This design comes from an exercise in tuning for small area, a short achievable clock period and few clock cycles per item on the open sky130 flow, not from production work.
The RTL was checked by simulation tests, not by an equivalence proof against the original design.
The series may have gaps, and a smaller design here may also do less where the tests do not look.
Power is estimated from default activity; no workload was simulated.

`flow/config.mk`:
```
export PLATFORM = sky130hd
export DESIGN_NAME = SNN
export DESIGN_NICKNAME = SNN
export VERILOG_FILES = /design/flow/design.v
export SDC_FILE = /design/flow/constraint.sdc
export NUM_CORES = 4
export LEC_CHECK = 0
export CAP_MARGIN = 20
export CORE_MARGIN = 2
export CORE_UTILIZATION = 40
export SLEW_MARGIN = 20
```
`flow/constraint.sdc`:
```
create_clock -name core_clock -period 15.0 [get_ports {clk}]
set_input_delay 3.0000 -clock core_clock [delete_from_list [all_inputs] [get_ports {clk}]]
set_output_delay 3.0000 -clock core_clock [all_outputs]
set_load 0.01 [all_outputs]
```
`flow/design.v`:
```
module SNN(
	clk,
	rst_n,
	in_valid,
	img,
	ker,
	weight,
	out_valid,
	out_data
);
input clk;
input rst_n;
input in_valid;
input [7:0] img;
input [7:0] ker;
input [7:0] weight;
output reg out_valid;
output reg [9:0] out_data;
integer i;
reg [6:0] fsm_cnt_r, fsm_cnt_w;
reg [7:0] img_r [0:17];
reg [7:0] img_w [0:17];
reg [7:0] ker_r [0:8];
reg [7:0] ker_w [0:8];
reg [7:0] weight_r [0:3];
reg [7:0] weight_w [0:3];
reg [4:0] in_img_pr;
always @(*) begin
	if(fsm_cnt_r == 75) begin
		fsm_cnt_w = 0;
	end
	else if(in_valid || fsm_cnt_r != 0) begin
		fsm_cnt_w = fsm_cnt_r + 1;
	end
	else begin 
		fsm_cnt_w = fsm_cnt_r;
	end
end
always @(posedge clk, negedge rst_n) begin
	if(!rst_n) begin
		fsm_cnt_r <= 0;
	end
	else begin
		fsm_cnt_r <= fsm_cnt_w;
	end
end
always @(*) begin
	case(fsm_cnt_r)
		0, 18, 36, 54: in_img_pr = 0;
		1, 19, 37, 55: in_img_pr = 1;
		2, 20, 38, 56: in_img_pr = 2;
		3, 21, 39, 57: in_img_pr = 3;
		4, 22, 40, 58: in_img_pr = 4;
		5, 23, 41, 59: in_img_pr = 5;
		6, 24, 42, 60: in_img_pr = 6;
		7, 25, 43, 61: in_img_pr = 7;
		8, 26, 44, 62: in_img_pr = 8;
		9, 27, 45, 63: in_img_pr = 9;
		10, 28, 46, 64: in_img_pr = 10;
		11, 29, 47, 65: in_img_pr = 11;
		12, 30, 48, 66: in_img_pr = 12;
		13, 31, 49, 67: in_img_pr = 13;
		14, 32, 50, 68: in_img_pr = 14;
		15, 33, 51, 69: in_img_pr = 15;
		16, 34, 52, 70: in_img_pr = 16;
		17, 35, 53, 71: in_img_pr = 17;
		default:  in_img_pr = 0;
	endcase
end
always @(*) begin
	for(i=0; i<18; i=i+1) img_w[i] = img_r[i];
	if(in_valid) begin
		img_w[in_img_pr] = img;
	end
end
always @(*) begin
	for(i=0; i<9; i=i+1) begin
		if(fsm_cnt_r == i && in_valid) begin
			ker_w[i] = ker;
		end
		else begin
			ker_w[i] = ker_r[i];
		end
	end
end
always @(*) begin
	for(i=0; i<4; i=i+1) begin
		if(fsm_cnt_r == i && in_valid) begin
			weight_w[i] = weight;
		end
		else begin
			weight_w[i] = weight_r[i];
		end
	end
end
always @(posedge clk, negedge rst_n) begin
	if(!rst_n) begin
		for(i=0; i<18; i=i+1) img_r[i] <= 0;
		for(i=0; i<9; i=i+1) ker_r[i] <= 0;
		for(i=0; i<4; i=i+1) weight_r[i] <= 0;
	end
	else begin
		for(i=0; i<18; i=i+1) img_r[i] <= img_w[i];
		for(i=0; i<9; i=i+1) ker_r[i] <= ker_w[i];
		for(i=0; i<4; i=i+1) weight_r[i] <= weight_w[i];
	end
end
reg [4:0] conv_pr;
reg [7:0] conv_multi_in [0:8];
wire [15:0] conv_multi [0:8];
wire [16:0] conv_add_1 [0:3];
wire [17:0] conv_add_2 [0:1];
wire [18:0] conv_add_3;
reg [19:0] conv_r, conv_w;
reg [2:0] conv_cnt6_r, conv_cnt6_w;
reg conv_flg_r;
wire conv_flg_w;
always @(*) begin
	if(fsm_cnt_r > 49) begin
		conv_pr =  fsm_cnt_r - 50;
	end
	else begin
		conv_pr = fsm_cnt_r - 14;
	end
end
always @(*) begin
    case(conv_pr) 
		0: conv_multi_in[0] = img_r[0];
        1: conv_multi_in[0] = img_r[1];
        2: conv_multi_in[0] = img_r[2];
        3: conv_multi_in[0] = img_r[3];
        6: conv_multi_in[0] = img_r[6];
        7: conv_multi_in[0] = img_r[7];
        8: conv_multi_in[0] = img_r[8];
        9: conv_multi_in[0] = img_r[9];
        12: conv_multi_in[0] = img_r[12];
        13: conv_multi_in[0] = img_r[13];
        14: conv_multi_in[0] = img_r[14];
        15: conv_multi_in[0] = img_r[15];
		18: conv_multi_in[0] = img_r[0];
        19: conv_multi_in[0] = img_r[1];
        20: conv_multi_in[0] = img_r[2];
        21: conv_multi_in[0] = img_r[3];
		22: conv_multi_in[0] = img_r[0];
		23: conv_multi_in[0] = img_r[1];
		24: conv_multi_in[0] = img_r[0];
		25: conv_multi_in[0] = img_r[1];
		26: conv_multi_in[0] = img_r[0];
		27: conv_multi_in[0] = img_r[1];
		28: conv_multi_in[0] = img_r[0];
		29: conv_multi_in[0] = img_r[1];
		30: conv_multi_in[0] = img_r[0];
		31: conv_multi_in[0] = img_r[1];
		default: conv_multi_in[0] = 0;
    endcase
end
always @(*) begin
    case(conv_pr) 
		0: conv_multi_in[1] = img_r[1];
        1: conv_multi_in[1] = img_r[2];
        2: conv_multi_in[1] = img_r[3];
        3: conv_multi_in[1] = img_r[4];
        6: conv_multi_in[1] = img_r[7];
        7: conv_multi_in[1] = img_r[8];
        8: conv_multi_in[1] = img_r[9];
        9: conv_multi_in[1] = img_r[10];
        12: conv_multi_in[1] = img_r[13];
        13: conv_multi_in[1] = img_r[14];
        14: conv_multi_in[1] = img_r[15];
        15: conv_multi_in[1] = img_r[16];
		18: conv_multi_in[1] = img_r[1];
        19: conv_multi_in[1] = img_r[2];
        20: conv_multi_in[1] = img_r[3];
        21: conv_multi_in[1] = img_r[4];
		22: conv_multi_in[1] = img_r[1];
		23: conv_multi_in[1] = img_r[2];
		24: conv_multi_in[1] = img_r[1];
		25: conv_multi_in[1] = img_r[2];
		26: conv_multi_in[1] = img_r[1];
		27: conv_multi_in[1] = img_r[2];
		28: conv_multi_in[1] = img_r[1];
		29: conv_multi_in[1] = img_r[2];
		30: conv_multi_in[1] = img_r[1];
		31: conv_multi_in[1] = img_r[2];
		default: conv_multi_in[1] = 0;
    endcase
end
always @(*) begin
    case(conv_pr) 
		0: conv_multi_in[2] = img_r[2];
        1: conv_multi_in[2] = img_r[3];
        2: conv_multi_in[2] = img_r[4];
        3: conv_multi_in[2] = img_r[5];
        6: conv_multi_in[2] = img_r[8];
        7: conv_multi_in[2] = img_r[9];
        8: conv_multi_in[2] = img_r[10];
        9: conv_multi_in[2] = img_r[11];
        12: conv_multi_in[2] = img_r[14];
        13: conv_multi_in[2] = img_r[15];
        14: conv_multi_in[2] = img_r[16];
        15: conv_multi_in[2] = img_r[17];
		18: conv_multi_in[2] = img_r[2];
        19: conv_multi_in[2] = img_r[3];
        20: conv_multi_in[2] = img_r[4];
        21: conv_multi_in[2] = img_r[5];
		22: conv_multi_in[2] = img_r[2];
		23: conv_multi_in[2] = img_r[3];
		24: conv_multi_in[2] = img_r[2];
		25: conv_multi_in[2] = img_r[3];
		26: conv_multi_in[2] = img_r[2];
		27: conv_multi_in[2] = img_r[3];
		28: conv_multi_in[2] = img_r[2];
		29: conv_multi_in[2] = img_r[3];
		30: conv_multi_in[2] = img_r[2];
		31: conv_multi_in[2] = img_r[3];
		default: conv_multi_in[2] = 0;
    endcase
end
always @(*) begin
    case(conv_pr) 
		0: conv_multi_in[3] = img_r[6];
        1: conv_multi_in[3] = img_r[7];
        2: conv_multi_in[3] = img_r[8];
        3: conv_multi_in[3] = img_r[9];
        6: conv_multi_in[3] = img_r[12];
        7: conv_multi_in[3] = img_r[13];
        8: conv_multi_in[3] = img_r[14];
        9: conv_multi_in[3] = img_r[15];
        12: conv_multi_in[3] = img_r[0];
        13: conv_multi_in[3] = img_r[1];
        14: conv_multi_in[3] = img_r[2];
        15: conv_multi_in[3] = img_r[3];
		18: conv_multi_in[3] = img_r[6];
        19: conv_multi_in[3] = img_r[7];
        20: conv_multi_in[3] = img_r[8];
        21: conv_multi_in[3] = img_r[9];
		22: conv_multi_in[3] = img_r[6];
		23: conv_multi_in[3] = img_r[7];
		24: conv_multi_in[3] = img_r[6];
		25: conv_multi_in[3] = img_r[7];
		26: conv_multi_in[3] = img_r[6];
		27: conv_multi_in[3] = img_r[7];
		28: conv_multi_in[3] = img_r[6];
		29: conv_multi_in[3] = img_r[7];
		30: conv_multi_in[3] = img_r[6];
		31: conv_multi_in[3] = img_r[7];
		default: conv_multi_in[3] = 0;
    endcase
end
always @(*) begin
    case(conv_pr) 
		0: conv_multi_in[4] = img_r[7];
        1: conv_multi_in[4] = img_r[8];
        2: conv_multi_in[4] = img_r[9];
        3: conv_multi_in[4] = img_r[10];
        6: conv_multi_in[4] = img_r[13];
        7: conv_multi_in[4] = img_r[14];
        8: conv_multi_in[4] = img_r[15];
        9: conv_multi_in[4] = img_r[16];
        12: conv_multi_in[4] = img_r[1];
        13: conv_multi_in[4] = img_r[2];
        14: conv_multi_in[4] = img_r[3];
        15: conv_multi_in[4] = img_r[4];
		18: conv_multi_in[4] = img_r[7];
        19: conv_multi_in[4] = img_r[8];
        20: conv_multi_in[4] = img_r[9];
        21: conv_multi_in[4] = img_r[10];
		22: conv_multi_in[4] = img_r[7];
		23: conv_multi_in[4] = img_r[8];
		24: conv_multi_in[4] = img_r[7];
		25: conv_multi_in[4] = img_r[8];
		26: conv_multi_in[4] = img_r[7];
		27: conv_multi_in[4] = img_r[8];
		28: conv_multi_in[4] = img_r[7];
		29: conv_multi_in[4] = img_r[8];
		30: conv_multi_in[4] = img_r[7];
		31: conv_multi_in[4] = img_r[8];
		default: conv_multi_in[4] = 0;
    endcase
end
always @(*) begin
    case(conv_pr) 
		0: conv_multi_in[5] = img_r[8];
        1: conv_multi_in[5] = img_r[9];
        2: conv_multi_in[5] = img_r[10];
        3: conv_multi_in[5] = img_r[11];
        6: conv_multi_in[5] = img_r[14];
        7: conv_multi_in[5] = img_r[15];
        8: conv_multi_in[5] = img_r[16];
        9: conv_multi_in[5] = img_r[17];
        12: conv_multi_in[5] = img_r[2];
        13: conv_multi_in[5] = img_r[3];
        14: conv_multi_in[5] = img_r[4];
        15: conv_multi_in[5] = img_r[5];
		18: conv_multi_in[5] = img_r[8];
        19: conv_multi_in[5] = img_r[9];
        20: conv_multi_in[5] = img_r[10];
        21: conv_multi_in[5] = img_r[11];
		22: conv_multi_in[5] = img_r[8];
		23: conv_multi_in[5] = img_r[9];
		24: conv_multi_in[5] = img_r[8];
		25: conv_multi_in[5] = img_r[9];
		26: conv_multi_in[5] = img_r[8];
		27: conv_multi_in[5] = img_r[9];
		28: conv_multi_in[5] = img_r[8];
		29: conv_multi_in[5] = img_r[9];
		30: conv_multi_in[5] = img_r[8];
		31: conv_multi_in[5] = img_r[9];
		default: conv_multi_in[5] = 0;
    endcase
end
always @(*) begin
    case(conv_pr) 
		0: conv_multi_in[6] = img_r[12];
        1: conv_multi_in[6] = img_r[13];
        2: conv_multi_in[6] = img_r[14];
        3: conv_multi_in[6] = img_r[15];
        6: conv_multi_in[6] = img_r[0];
        7: conv_multi_in[6] = img_r[1];
        8: conv_multi_in[6] = img_r[2];
        9: conv_multi_in[6] = img_r[3];
        12: conv_multi_in[6] = img_r[6];
        13: conv_multi_in[6] = img_r[7];
        14: conv_multi_in[6] = img_r[8];
        15: conv_multi_in[6] = img_r[9];
		18: conv_multi_in[6] = img_r[12];
        19: conv_multi_in[6] = img_r[13];
        20: conv_multi_in[6] = img_r[14];
        21: conv_multi_in[6] = img_r[15];
		22: conv_multi_in[6] = img_r[12];
		23: conv_multi_in[6] = img_r[13];
		24: conv_multi_in[6] = img_r[12];
		25: conv_multi_in[6] = img_r[13];
		26: conv_multi_in[6] = img_r[12];
		27: conv_multi_in[6] = img_r[13];
		28: conv_multi_in[6] = img_r[12];
		29: conv_multi_in[6] = img_r[13];
		30: conv_multi_in[6] = img_r[12];
		31: conv_multi_in[6] = img_r[13];
		default: conv_multi_in[6] = 0;
    endcase
end
always @(*) begin
    case(conv_pr) 
		0: conv_multi_in[7] = img_r[13];
        1: conv_multi_in[7] = img_r[14];
        2: conv_multi_in[7] = img_r[15];
        3: conv_multi_in[7] = img_r[16];
        6: conv_multi_in[7] = img_r[1];
        7: conv_multi_in[7] = img_r[2];
        8: conv_multi_in[7] = img_r[3];
        9: conv_multi_in[7] = img_r[4];
        12: conv_multi_in[7] = img_r[7];
        13: conv_multi_in[7] = img_r[8];
        14: conv_multi_in[7] = img_r[9];
        15: conv_multi_in[7] = img_r[10];
		18: conv_multi_in[7] = img_r[13];
        19: conv_multi_in[7] = img_r[14];
        20: conv_multi_in[7] = img_r[15];
        21: conv_multi_in[7] = img_r[16];
		22: conv_multi_in[7] = img_r[13];
		23: conv_multi_in[7] = img_r[14];
		24: conv_multi_in[7] = img_r[13];
		25: conv_multi_in[7] = img_r[14];
		26: conv_multi_in[7] = img_r[13];
		27: conv_multi_in[7] = img_r[14];
		28: conv_multi_in[7] = img_r[13];
		29: conv_multi_in[7] = img_r[14];
		30: conv_multi_in[7] = img_r[13];
		31: conv_multi_in[7] = img_r[14];
		default: conv_multi_in[7] = 0;
    endcase
end
always @(*) begin
	conv_multi_in[8] = img;
end
assign conv_multi[0] = conv_multi_in[0] * ker_r[0];
assign conv_multi[1] = conv_multi_in[1] * ker_r[1];
assign conv_multi[2] = conv_multi_in[2] * ker_r[2];
assign conv_multi[3] = conv_multi_in[3] * ker_r[3];
assign conv_multi[4] = conv_multi_in[4] * ker_r[4];
assign conv_multi[5] = conv_multi_in[5] * ker_r[5];
assign conv_multi[6] = conv_multi_in[6] * ker_r[6];
assign conv_multi[7] = conv_multi_in[7] * ker_r[7];
assign conv_multi[8] = conv_multi_in[8] * ker_r[8];
assign conv_add_1[0] = conv_multi[0] + conv_multi[1];
assign conv_add_1[1] = conv_multi[2] + conv_multi[3];
assign conv_add_1[2] = conv_multi[4] + conv_multi[5];
assign conv_add_1[3] = conv_multi[6] + conv_multi[7];
assign conv_add_2[0] = conv_add_1[0] + conv_add_1[1];
assign conv_add_2[1] = conv_add_1[2] + conv_add_1[3];
assign conv_add_3    = conv_add_2[0] + conv_add_2[1];
always @(*) begin
	if(conv_cnt6_r == 5) begin
		conv_cnt6_w = 0;
	end
	else if(in_valid) begin
		conv_cnt6_w = conv_cnt6_r + 1;
	end
	else begin
		conv_cnt6_w = conv_cnt6_r;
	end
end
assign conv_flg_w = (conv_cnt6_r == 2 || conv_cnt6_r == 3 || conv_cnt6_r == 4 || conv_cnt6_r == 5);
always @(*) begin
	if(((fsm_cnt_r > 13 && fsm_cnt_r < 36) || (fsm_cnt_r > 49 && fsm_cnt_r < 72)) && (conv_cnt6_r == 2 || conv_cnt6_r == 3 || conv_cnt6_r == 4 || conv_cnt6_r == 5)) begin
		conv_w = conv_add_3 + conv_multi[8];
	end
	else begin
		conv_w = conv_r;
	end
end
always @(posedge clk, negedge rst_n) begin
	if(!rst_n) begin
		conv_cnt6_r <= 0;
		conv_flg_r <= 0;
	end
	else begin
		conv_cnt6_r <= conv_cnt6_w;
		conv_flg_r <= conv_flg_w;
	end
end
always @(posedge clk, negedge rst_n) begin
	if(!rst_n) begin
		conv_r <= 0;
	end
	else begin
		conv_r <= conv_w;
	end
end
wire [7:0] quan_div_1;
reg [2:0] pool_cnt_r, pool_cnt_w;
reg [7:0] pool_r [0:1];
reg [7:0] pool_w [0:1];
reg pool_flg_r, pool_flg_w;
assign quan_div_1 = conv_r / 2295;
always @(*) begin
	if(conv_flg_r) begin
		pool_cnt_w = pool_cnt_r + 1;
	end
	else begin
		pool_cnt_w = pool_cnt_r;
	end
end
always @(*) begin
	for(i=0; i<2; i=i+1) pool_w[i] = pool_r[i];
	if((fsm_cnt_r > 14 && fsm_cnt_r < 38) || (fsm_cnt_r > 50 && fsm_cnt_r < 74)) begin
		case(pool_cnt_r)
			0: begin
				if(pool_flg_r == 0)  begin
					pool_w[0] = quan_div_1;
				end
			end 
			2: pool_w[1] = quan_div_1;
			1, 4, 5: begin
				if(conv_flg_r && (quan_div_1 > pool_r[0])) begin
					pool_w[0] = quan_div_1;
				end
			end
			3, 6, 7: begin
				if(quan_div_1 > pool_r[1]) begin
					pool_w[1] = quan_div_1;
				end
			end
		endcase
	end
end
always @(*) begin
	if(pool_cnt_r == 5 || pool_cnt_r == 6 || pool_cnt_r == 7 || (pool_cnt_r == 0 && (conv_cnt6_r == 1 || fsm_cnt_r == 73))) begin
		pool_flg_w = 1;
	end
	else begin
		pool_flg_w = 0;
	end
end
always @(posedge clk, negedge rst_n) begin
	if(!rst_n) begin
		pool_cnt_r <= 0;
	end
	else begin
		pool_cnt_r <= pool_cnt_w;
	end
end
always @(posedge clk, negedge rst_n) begin
	if(!rst_n) begin
		for(i=0; i<2; i=i+1) pool_r[i] <= 0;
	end
	else begin
		for(i=0; i<2; i=i+1) pool_r[i] <= pool_w[i];
	end
end
always @(posedge clk, negedge rst_n) begin
	if(!rst_n) begin
		pool_flg_r <= 0;
	end
	else begin
		pool_flg_r <= pool_flg_w;
	end
end
reg [2:0] fc_cnt_r, fc_cnt_w;
reg [7:0] fc_multi_in1, fc_multi_in2;
wire [15:0] fc_add_in1;
reg [15:0] fc_add_in2;
wire [16:0] fc_add;
reg [16:0] fc_tmp_r [0:1];
reg [16:0] fc_tmp_w [0:1];
always @(*) begin
	if(((fsm_cnt_r > 15 && fsm_cnt_r < 39) || fsm_cnt_r > 58) && pool_flg_r) begin
		fc_cnt_w = fc_cnt_r + 1;
	end
	else begin
		fc_cnt_w = fc_cnt_r;
	end
end
always @(*) begin
	case(fc_cnt_r)
		0, 1, 4, 5: fc_multi_in1 = pool_r[0];
		2, 3, 6, 7: fc_multi_in1 = pool_r[1];
	endcase
end
always @(*) begin
	case(fc_cnt_r)
		0, 4: fc_multi_in2 = weight_r[0];
		1, 5: fc_multi_in2 = weight_r[1];
		2, 6: fc_multi_in2 = weight_r[2];
		3, 7: fc_multi_in2 = weight_r[3];
	endcase
end
assign fc_add_in1 = fc_multi_in1 * fc_multi_in2;
always @(*) begin
	case(fc_cnt_r)
		0, 1, 4, 5: fc_add_in2 = 0;
		2, 6: fc_add_in2 = fc_tmp_r[0];
		3, 7: fc_add_in2 = fc_tmp_r[1];
	endcase
end
assign fc_add = fc_add_in1 + fc_add_in2;
always @(*) begin
	for(i=0; i<2; i=i+1) fc_tmp_w[i] = fc_tmp_r[i];
	case(fc_cnt_r)
		0, 2, 4, 6: fc_tmp_w[0] = fc_add;
		1, 3, 5, 7: fc_tmp_w[1] = fc_add;
	endcase
end
always @(posedge clk, negedge rst_n) begin
	if(!rst_n) begin
		fc_cnt_r <= 0;
		for(i=0; i<2; i=i+1) fc_tmp_r[i] <= 0;
	end
	else begin
		fc_cnt_r <= fc_cnt_w;
		for(i=0; i<2; i=i+1) fc_tmp_r[i] <= fc_tmp_w[i];
	end
end
wire [7:0] quan_div_2;
reg [1:0] quan2_cnt_r, quan2_cnt_w;
reg [7:0] sub_1_r [0:3];
reg [7:0] sub_1_w [0:3];
assign quan_div_2 = fc_add / 510;
always @(*) begin
	case(fc_cnt_r)
		2, 3, 6, 7: quan2_cnt_w = quan2_cnt_r + 1;
		0, 1, 4, 5: quan2_cnt_w = quan2_cnt_r;
	endcase
end
always @(*) begin
	for(i=0; i<4; i=i+1) sub_1_w[i] = sub_1_r[i];
	if(fsm_cnt_r < 39) begin
		sub_1_w[quan2_cnt_r] = quan_div_2;
	end
end
always @(posedge clk, negedge rst_n) begin
	if(!rst_n) begin
		quan2_cnt_r <= 0;
		for(i=0; i<4; i=i+1) sub_1_r[i] <= 0;
	end
	else begin
		quan2_cnt_r <= quan2_cnt_w;
		for(i=0; i<4; i=i+1) sub_1_r[i] <= sub_1_w[i];
	end
end
reg [7:0] dist_cmp_in1, dist_cmp_in2;
reg [7:0] dist_sub_in1, dist_sub_in2;
wire [7:0] dist_sub;
wire [9:0] dist_add;
reg [9:0] dist_tmp_r, dist_tmp_w;
always @(*) begin
	case(fc_cnt_r)
		2: dist_cmp_in1 = sub_1_r[0];
		3: dist_cmp_in1 = sub_1_r[1];
		6: dist_cmp_in1 = sub_1_r[2];
		7: dist_cmp_in1 = sub_1_r[3];
		default: dist_cmp_in1 = sub_1_r[0];
	endcase
end
always @(*) begin
	dist_cmp_in2 = quan_div_2;
end
always @(*) begin
	if(dist_cmp_in1 > dist_cmp_in2) begin
		dist_sub_in1 = dist_cmp_in1;
		dist_sub_in2 = dist_cmp_in2;
	end
	else begin
		dist_sub_in1 = dist_cmp_in2;
		dist_sub_in2 = dist_cmp_in1;
	end
end
assign dist_sub = dist_sub_in1 - dist_sub_in2;
assign dist_add = dist_sub + dist_tmp_r;
always @(*) begin
	case(fc_cnt_r)
		7: dist_tmp_w = 0;
		2, 3, 6: dist_tmp_w = dist_add;
		default: dist_tmp_w = dist_tmp_r;
	endcase
end
always @(posedge clk, negedge rst_n) begin
	if(!rst_n) begin
		dist_tmp_r <= 0;
	end
	else begin
		dist_tmp_r <= dist_tmp_w;
	end
end
reg [9:0] act_tmp;
reg out_valid_w;
reg [9:0] out_data_w;
always @(*) begin
	if(dist_add < 16) begin
		act_tmp = 0;
	end
	else begin
		act_tmp = dist_add;
	end
end
always @(*) begin
	if(fsm_cnt_r == 74) begin
		out_valid_w = 1;
		out_data_w = act_tmp;
	end
	else begin
		out_valid_w = 0;
		out_data_w = 0;
	end
end
always @(posedge clk, negedge rst_n) begin
	if(!rst_n) begin
		out_valid <= 0;
		out_data <= 0;
	end
	else begin
		out_valid <= out_valid_w;
		out_data <= out_data_w;
	end
end
endmodule
```
`flow/run.sh`:
```
#!/bin/bash
# synth_recipe.tcl (not shown) runs the flow's synth.tcl, then flattens the netlist and writes it again
# the make line also repeats each setting of config.mk as NAME=value (left out here)
make -C /OpenROAD-flow-scripts/flow DESIGN_CONFIG=/design/flow/config.mk WORK_HOME=/design/flow/orfs CLKGATE_MAP_FILE= SYNTH_SCRIPT=/design/flow/synth_recipe.tcl finish
```
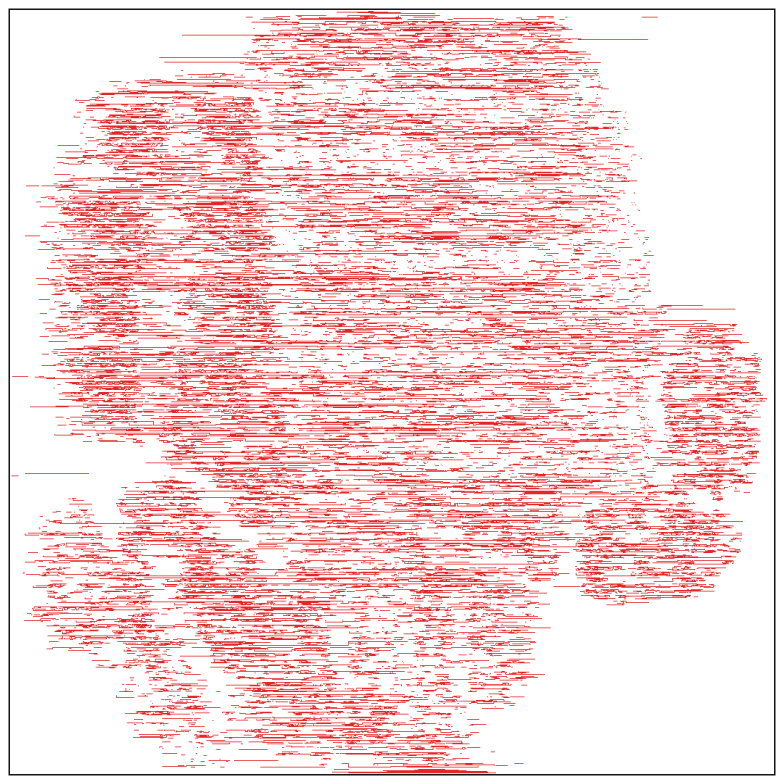
Run 1: signal wires on met1
The longest straight run is 131 µm. The layer carries 67.1 mm of wire. The layer holds 44% of the routed length.
GR Util met1: 33.4%
via count: 41100
final wirelength: 152 mm

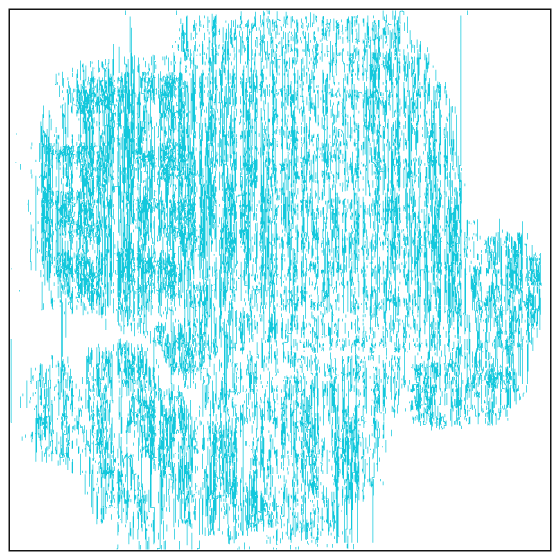
Run 1: met2 routing
The longest straight run is 99.5 µm. The layer carries 70.3 mm of wire. The wires run mostly vertical. The layer holds 46% of the routed length. 5570 nets have wire on it.
grt met2 use: 37.6%

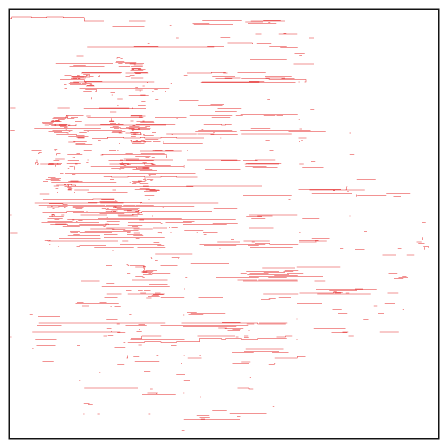
Run 1: the metal 3 layer
395 nets have wire on it. The layer holds 6.7% of the routed length. The layer carries 10200 µm of wire.
M3 GR Usage: 3.71%

run 1: per-layer routing:
metal | global-route usage [%] | vias up | wire length (µm)
met2 | 37.6 | 1420 | 70300
met3 | 3.71 | 245 | 10200
met1 | 33.4 | 20700 | 67100
li1 | - | 18800 | -
met4 | 7.18 | 0 | 4860
met5 | 0 | - | 0
run 1: area by class of cell:
cell class / count / area share (%)
multi-input combinational: 3982 / 65.1
sequential: 389 / 16.7
timing repair buffer: 482 / 6.48
inverter: 764 / 4.92
tap: 1650 / 3.54
clock buffer: 56 / 2.25
clock inverter: 36 / 1.03
antenna: 1 / 0.00429
run 1: synth_stat cells, drive strengths merged (13+ instances only):
master  number  share of area [%]
mux2i       29               0.60
xor2        28               0.50
and3        25               0.33
nand4       23               0.32
o21bai      23               0.34
and2        74               0.93
or2         28               0.35
ha         354                8.8
dfrtp      389                 19
a21oi      160                1.6
nand2b     268                3.3
nand2      293                2.2
inv        762                5.7
a22oi      338                5.0
nor2       229                1.7
xnor2       66                1.2
nand3b      19               0.28
clkbuf     201                1.5
mux2       267                6.0
nor3        44               0.55
o21a        22               0.33
or3         17               0.21
a211oi      84                1.3
o211ai      13               0.19
nand3      185                1.9
buf         57               0.58
a21o        33               0.49
nor2b      293                3.6
fa         596                 24
a21boi      13               0.21
a211o       15               0.26
a31oi       35               0.46
o21ai      179                1.8
nor4        22               0.31
run 1: logic make-up after synthesis:
group / Yosys count / synth area share, %
simple gates: 1550 / 16.5
compound gates: 1087 / 15.4
buf+inv: 1022 / 7.79
fa+ha+maj: 955 / 32.7
flops: 389 / 19.4
mux: 296 / 6.59
xor+xnor: 94 / 1.67
run 1: state kept, by name, summed over array words and instances (netlist names):
signal       count
quan2_cnt_r      2
out_data        10
sub_1_r         32
conv_r          20
dist_tmp_r      10
conv_flg_r       1
fsm_cnt_r        7
fc_cnt_r         3
conv_cnt6_r      3
out_valid        1
img_r          144
pool_cnt_r       3
ker_r           72
pool_r          16
fc_tmp_r        32
weight_r        32
pool_flg_r       1
run 1: worst min-delay path, cell delays in order (launching register included):
cell and delay [ns]:
dfrtp_1 0.34, nand2_1 0.05, o21ai_0 0.06
==> impl_results.md, run 1 <==
* Pwr dens at roughly 250 mW/mm²
* Antenna Nets Post-Route at 0
* Max IR drop VDD at approximately 0.55 mV
* Power share of the clock group at under 10%
* Worst R2R Setup Slack at roughly 0.58 ns
* Row cnt at 130
* R2R Path End: out_data[0]
* Sw Ratio at a little under half
* I/O Buffers at 37
* Fin area at approximately 0.058 mm²
* DP HPWL at 118 mm
* Total power at between 10 and 15 mW
* Hold Buf Count CTS at 0
* Period utilisation layout at 96.2%
* Initial core utilization at 40.2%
* Dpl cell area at around 0.055 mm²
* Sequential cell area fraction in the yosys report at roughly a fifth
* H-tree Lvls at 2
* Status: no timing/DRC/antenna violations
* Worst EP required at 15.51 ns
* Number of flops mapped to enable cells by yosys at 0
* First-pass GRT wire length at between 200 and 250 mm
* Clock network power at ~1.4 mW
* Die Y at approximately 360 µm
* GR Util All Layers at a little under a quarter
* Mapped Cells at 5393
* Grt total ovfl at 0
* TritonCTS Buffers at around 50
* Syn Std Cell Area at around 0.050 mm²
* Post-Place Setup Slack at -0.593 ns
* Worst Tran Pin Value at 1.12 ns
* Relative slew margins at between 20% and 30%
* Pre-antenna DRT Iters at 6
* Via-to-Cell Ratio at 5.59
* Slew Viols, Final at 0
* R2R cell count at 73
* Setup crit start kind: flip-flop
* Netlist cell types at between 100 and 150
* Cell mode on critical path: buf_4
* Initial DRC count at ~3700
* CP startpoint: fc_cnt_r[1]
* Capture point of the worst path: out_data[0]
* Setup WS post-layout at approximately 0.58 ns
* Post-cts resize count at between 40 and 50
* RR Startpoint: fc_cnt_r[1]
* Seq. pwr at between 1 and 1.5 mW
* Yosys warnings at 14
* Setup TNS at 0 ns
* Layout Cells excl Fill at ~7400
* Setup bufs post-CTS at 1
* Finished Core Util at a little under half
* Hold EP: fc_tmp_r[0][5]
* Inst Count DP at 7234
* Reg clk slew, reported paths at about 0.06 ns
* # setup viols final at 0
* CP delay by family, top: compound AO/OA/AOI/OAI gates
* Max stage delay cell, worst path: or4_4
* Worst hold path type: flip-flop to flip-flop
* Crit path kind: flip-flop to flip-flop
* Die area at between 0.1 and 0.15 mm²
* Wire per inst at 20.7 µm
* Worst Hold Depth at 2
* Leak at around 27 nW
* Worst hold slack at 0.480 ns
* Top pwr grp: combinational logic
* Root Driver: clkbuf_16
* Post-synthesis sequential element count at 389
* Largest net degree at the start of global routing at 94
* Mapped Avg Cell Area at ~9.3 µm²
* Max cap viols at 0
* Core area at roughly 0.13 mm²
* Comb pwr share at about four fifths
* Placer Congestion at approximately 0.9
* Clock tree buffer depth at 3
Testbench counts for the RTL of run 1, summed over its fixed seeds: cycles 24,320, items 320.
Run 1, the clock network:
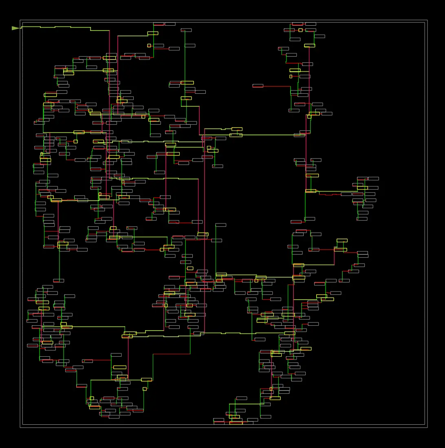

## Run 2: large edit since run 1, in outline
flow/design.v: 657 -> 1531 lines; modules unchanged: 0
  SNN: edited, 657 -> 1523 lines
  FA: new, 4 lines
  HAN: new, 4 lines
==> module HAN as of run 2 <==
module HAN(input a, input b, output s, output co);
  assign s = ~(a ^ b);
  assign co = a | b;
endmodule
==> module FA as of run 2 <==
module FA(input a, input b, input c, output s, output co);
  assign s = a ^ b ^ c;
  assign co = (a & b) | (a & c) | (b & c);
endmodule
--- a/flow/config.mk
+++ b/flow/config.mk
@@ -8,4 +8,5 @@
 export CAP_MARGIN = 20
 export CORE_MARGIN = 2
-export CORE_UTILIZATION = 40
+export CORE_UTILIZATION = 55
 export SLEW_MARGIN = 20
+export SYNTH_HIERARCHICAL = 1
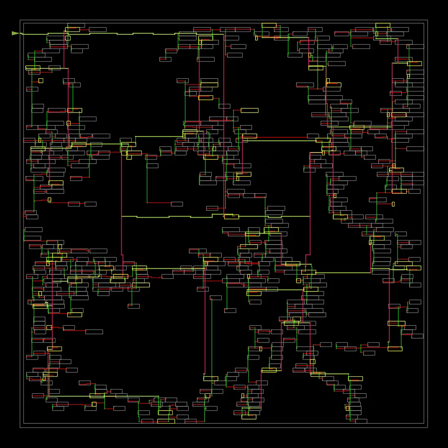
Run 2: the clock network
Layout clock buffers: 68
Final Skew: 0.0227 ns
TritonCTS Buffers: 53
worst skew pair latency: 0.61 ns

==> impl_results.md, run 2 <==
* Status: no timing/DRC/antenna violations
* Power share of the clock group at a little under a quarter
* Core area at 0.0654 mm²
* Leak at ~16 nW
* Clock Sinks at slightly below 500
* I/O Buffers at 37
* GR Util All Layers at between 20% and 30%
* Max FO, Critical Path at 15
* CTS tree: built
* P&R area growth vs syn at 7.38%
* Initial core utilization at between 50 and 60%
* WP data arrival at 6.68 ns
* Setup TNS at 0 ns
* Worst Tran Pin Value at slightly above 0.9 ns
* Min Tclk post-route at between 6 and 7 ns
* Clock tree buffer depth at 3
* H-tree Lvls at 2
* Root Driver: clkbuf_16
* Syn Std Cell Area at about 0.036 mm²
* # setup viols final at 0
* DRC Markers at 0
* Filler cell count at approximately 5400
* Via count at 22000
* Setup crit start kind: flip-flop
* Mapped Avg Cell Area at 11.1 µm²
* R2R Path End: pm0[0]
* Pwr dens at about 150 mW/mm²
* Placer Congestion at roughly 0.86
* Relative slew margins at between 30% and 40%
* Hold EP: sr9[0]
* Grt total ovfl at 0
* Pre-antenna DRT Iters at 5
* NetSw at between 2 and 2.5 mW
* Reg clk slew, reported paths at roughly 0.06 ns
* Final count of hold timing violations at 0
* Period utilisation layout at a little over two fifths
* Inserted Diodes at 0
* Antenna Nets Post-Route at 0
* Row cnt at 94
* Commonest non-fill, non-tap cell in the layout: nand2_1
* Max cap viols at 0
* Inst Count DP at ~4000
* RSZ-0062 raised after global routing: no
* DP HPWL at 65.3 mm
* Antenna violations before repair at 0
* Slew Viols, Final at 0
* First-pass GRT wire length at 132 mm
* Worst R2R Setup Slack at 8.63 ns
* Io pins at 38
* R2R cell count at 21
* Layout net count at 4080
* Hold Buf Count CTS at 0
* Yosys warnings at 7
* Sw Ratio at a little under two fifths
* Worst Setup End Kind: flip-flop
* Largest net degree at the start of global routing at 34
* Internal cell power at ~3.8 mW
* Vias in the first global route at between 20000 and 25000
* Wire per inst at roughly 20 µm
* Layout Cells excl Fill at roughly 4000
* Crit path kind: flip-flop to flip-flop
* Setup bufs post-CTS at 0
* Max IR drop VDD at between 0.1 and 0.15 mV
* Sequential power share at about a third
* Max Freq at between 0.15 and 0.2 GHz
* Mapped Cells at roughly 3200
* Final wirelength at about 80 mm
* Via-to-Cell Ratio at 5.39
* Fraction of layout cells with a size suffix above 1 at 4.53%
* Most frequent cells in the layout: 760 x nand2_1, 658 x fa_1, 409 x inv_1
* Worst EP required at ~15 ns
* Die area at 0.0678 mm²
* Comb pwr share at 45.8%
* Worst Hold Depth at 0
* HP Start: sr8[0]
* Worst hold path type: flip-flop to flip-flop
* Die Y at roughly 260 µm
* Initial DRC count at around 1400
* Die Width at around 260 µm
* Post-cts resize count at 0
* RR Startpoint: s[4]
Testbench counts for the RTL of run 2, summed over its fixed seeds: cycles 26,560, items 320.
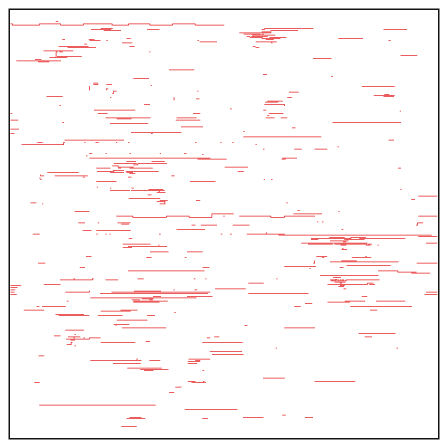
Run 2: the metal 3 layer
The layer holds 4.6% of the routed length. 238 nets have wire on it. The wires run mostly horizontal.

-- run 2: cell type report --
cell class              instances  area [µm²]  area share, %
clock buffers                  68        1460           3.75
repair buffers                 41         400           1.03
well taps                     864        1080           2.78
flip-flops and latches        495       11600           30.0
clock inverters                32         359          0.925
inverters                     410        1540           3.96
multi-input cells            2177       22400           57.6
-- run 2: how the worst max path moves through the flow --
stage	to	from	slack, ns	depth (start not counted)
5_1_grt	pm1[2]	s[4]	8.08	21
3_3_place_gp	pm1[0]	s[4]	8.87	22
6_report	pm0[0]	s[4]	8.63	21
3_5_place_dp	pm0[2]	s[4]	8.67	22
4_1_cts	pm0[2]	s[4]	8.63	22
2_1_floorplan	pm0[0]	s[4]	8.94	22
-- run 2: power by group through the flow --
stage | registers (mW) | logic (mW) | clock network, mW
final | 1.87 | 2.73 | 1.36
after global routing | 1.89 | 3.21 | 1.45
after CTS | 1.88 | 2.80 | 1.39
after detailed placement | 1.90 | 2.76 | 0
after global placement | 1.91 | 2.66 | 0
after floorplan | 1.78 | 2.09 | 0
-- run 2: critical path: stages, from the launching register on --
cell	delay (ns)
dfstp_2	0.73
inv_1	0.23
ha_1	0.24
a21boi_2	0.18
xnor2_1	0.55
o21ai_1	0.24
xnor2_1	0.32
ha_1	0.27
xor2_1	0.26
a311oi_1	0.11
nor2_1	0.38
nor2_1	0.14
o211ai_1	0.13
mux2i_1	0.14
nor4_4	0.39
and2_1	0.21
inv_1	0.05
ha_1	0.18
or3_1	0.42
or4_1	0.50
a211oi_1	0.21
buf_4	0.22
-- run 2: per-layer routing --
| metal | up-vias | GRT usage (%) | wire [µm] |
|---|---|---|---|
| li1 | 9909 | - | - |
| met2 | 628 | 43.5 | 41100 |
| met5 | - | 0 | 0 |
| met4 | 0 | 9.92 | 3330 |
| met3 | 174 | 3.17 | 3710 |
| met1 | 11300 | 32.7 | 32900 |
-- run 2: per-stage QoR --
step	area (µm²)	worst slack [ns]	hold slack, ns	util [%]	total power [mW]
final	38800	8.63	0.318	59.4	5.96
after detailed placement	37000	8.67	0.312	56.6	4.66
after floorplan	36200	8.94	0.310	-	3.87
after CTS	38800	8.63	0.311	59.4	6.07
after global routing	38800	8.08	0.329	59.4	6.55
after global placement	37000	8.87	0.315	56.6	4.57

## re-timing with driven ports
In the flow no input, the clock included, has a driving cell. The finished layouts below were timed again as built, in two steps. Step 1, drivers: a clkbuf_16 drives clk and a buf_2 each remaining input, both assumed. Step 2, shift: input delay + t, output delay - t, t = (earliest + latest rising clock arrival at the registers) / 2. This alone moves slack from input paths to output paths. Slacks: no drivers / after step 1 / after step 2; pairs: no drivers / after step 1.
run | t (ns) | setup WS [ns] | worst hold slack (ns) | worst setup path after step 2 | worst data-port slew with drivers (ns)
run 1 | 0.738 | 0.576 / 0.576 / 0.576 | 0.480 / 0.480 / 0.480 | register to register | 0.10
run 2 | 0.662 | 8.631 / 8.631 / 8.631 | 0.318 / 0.318 / 0.318 | register to register | 0.07
After both steps setup and hold are still met in every run listed.
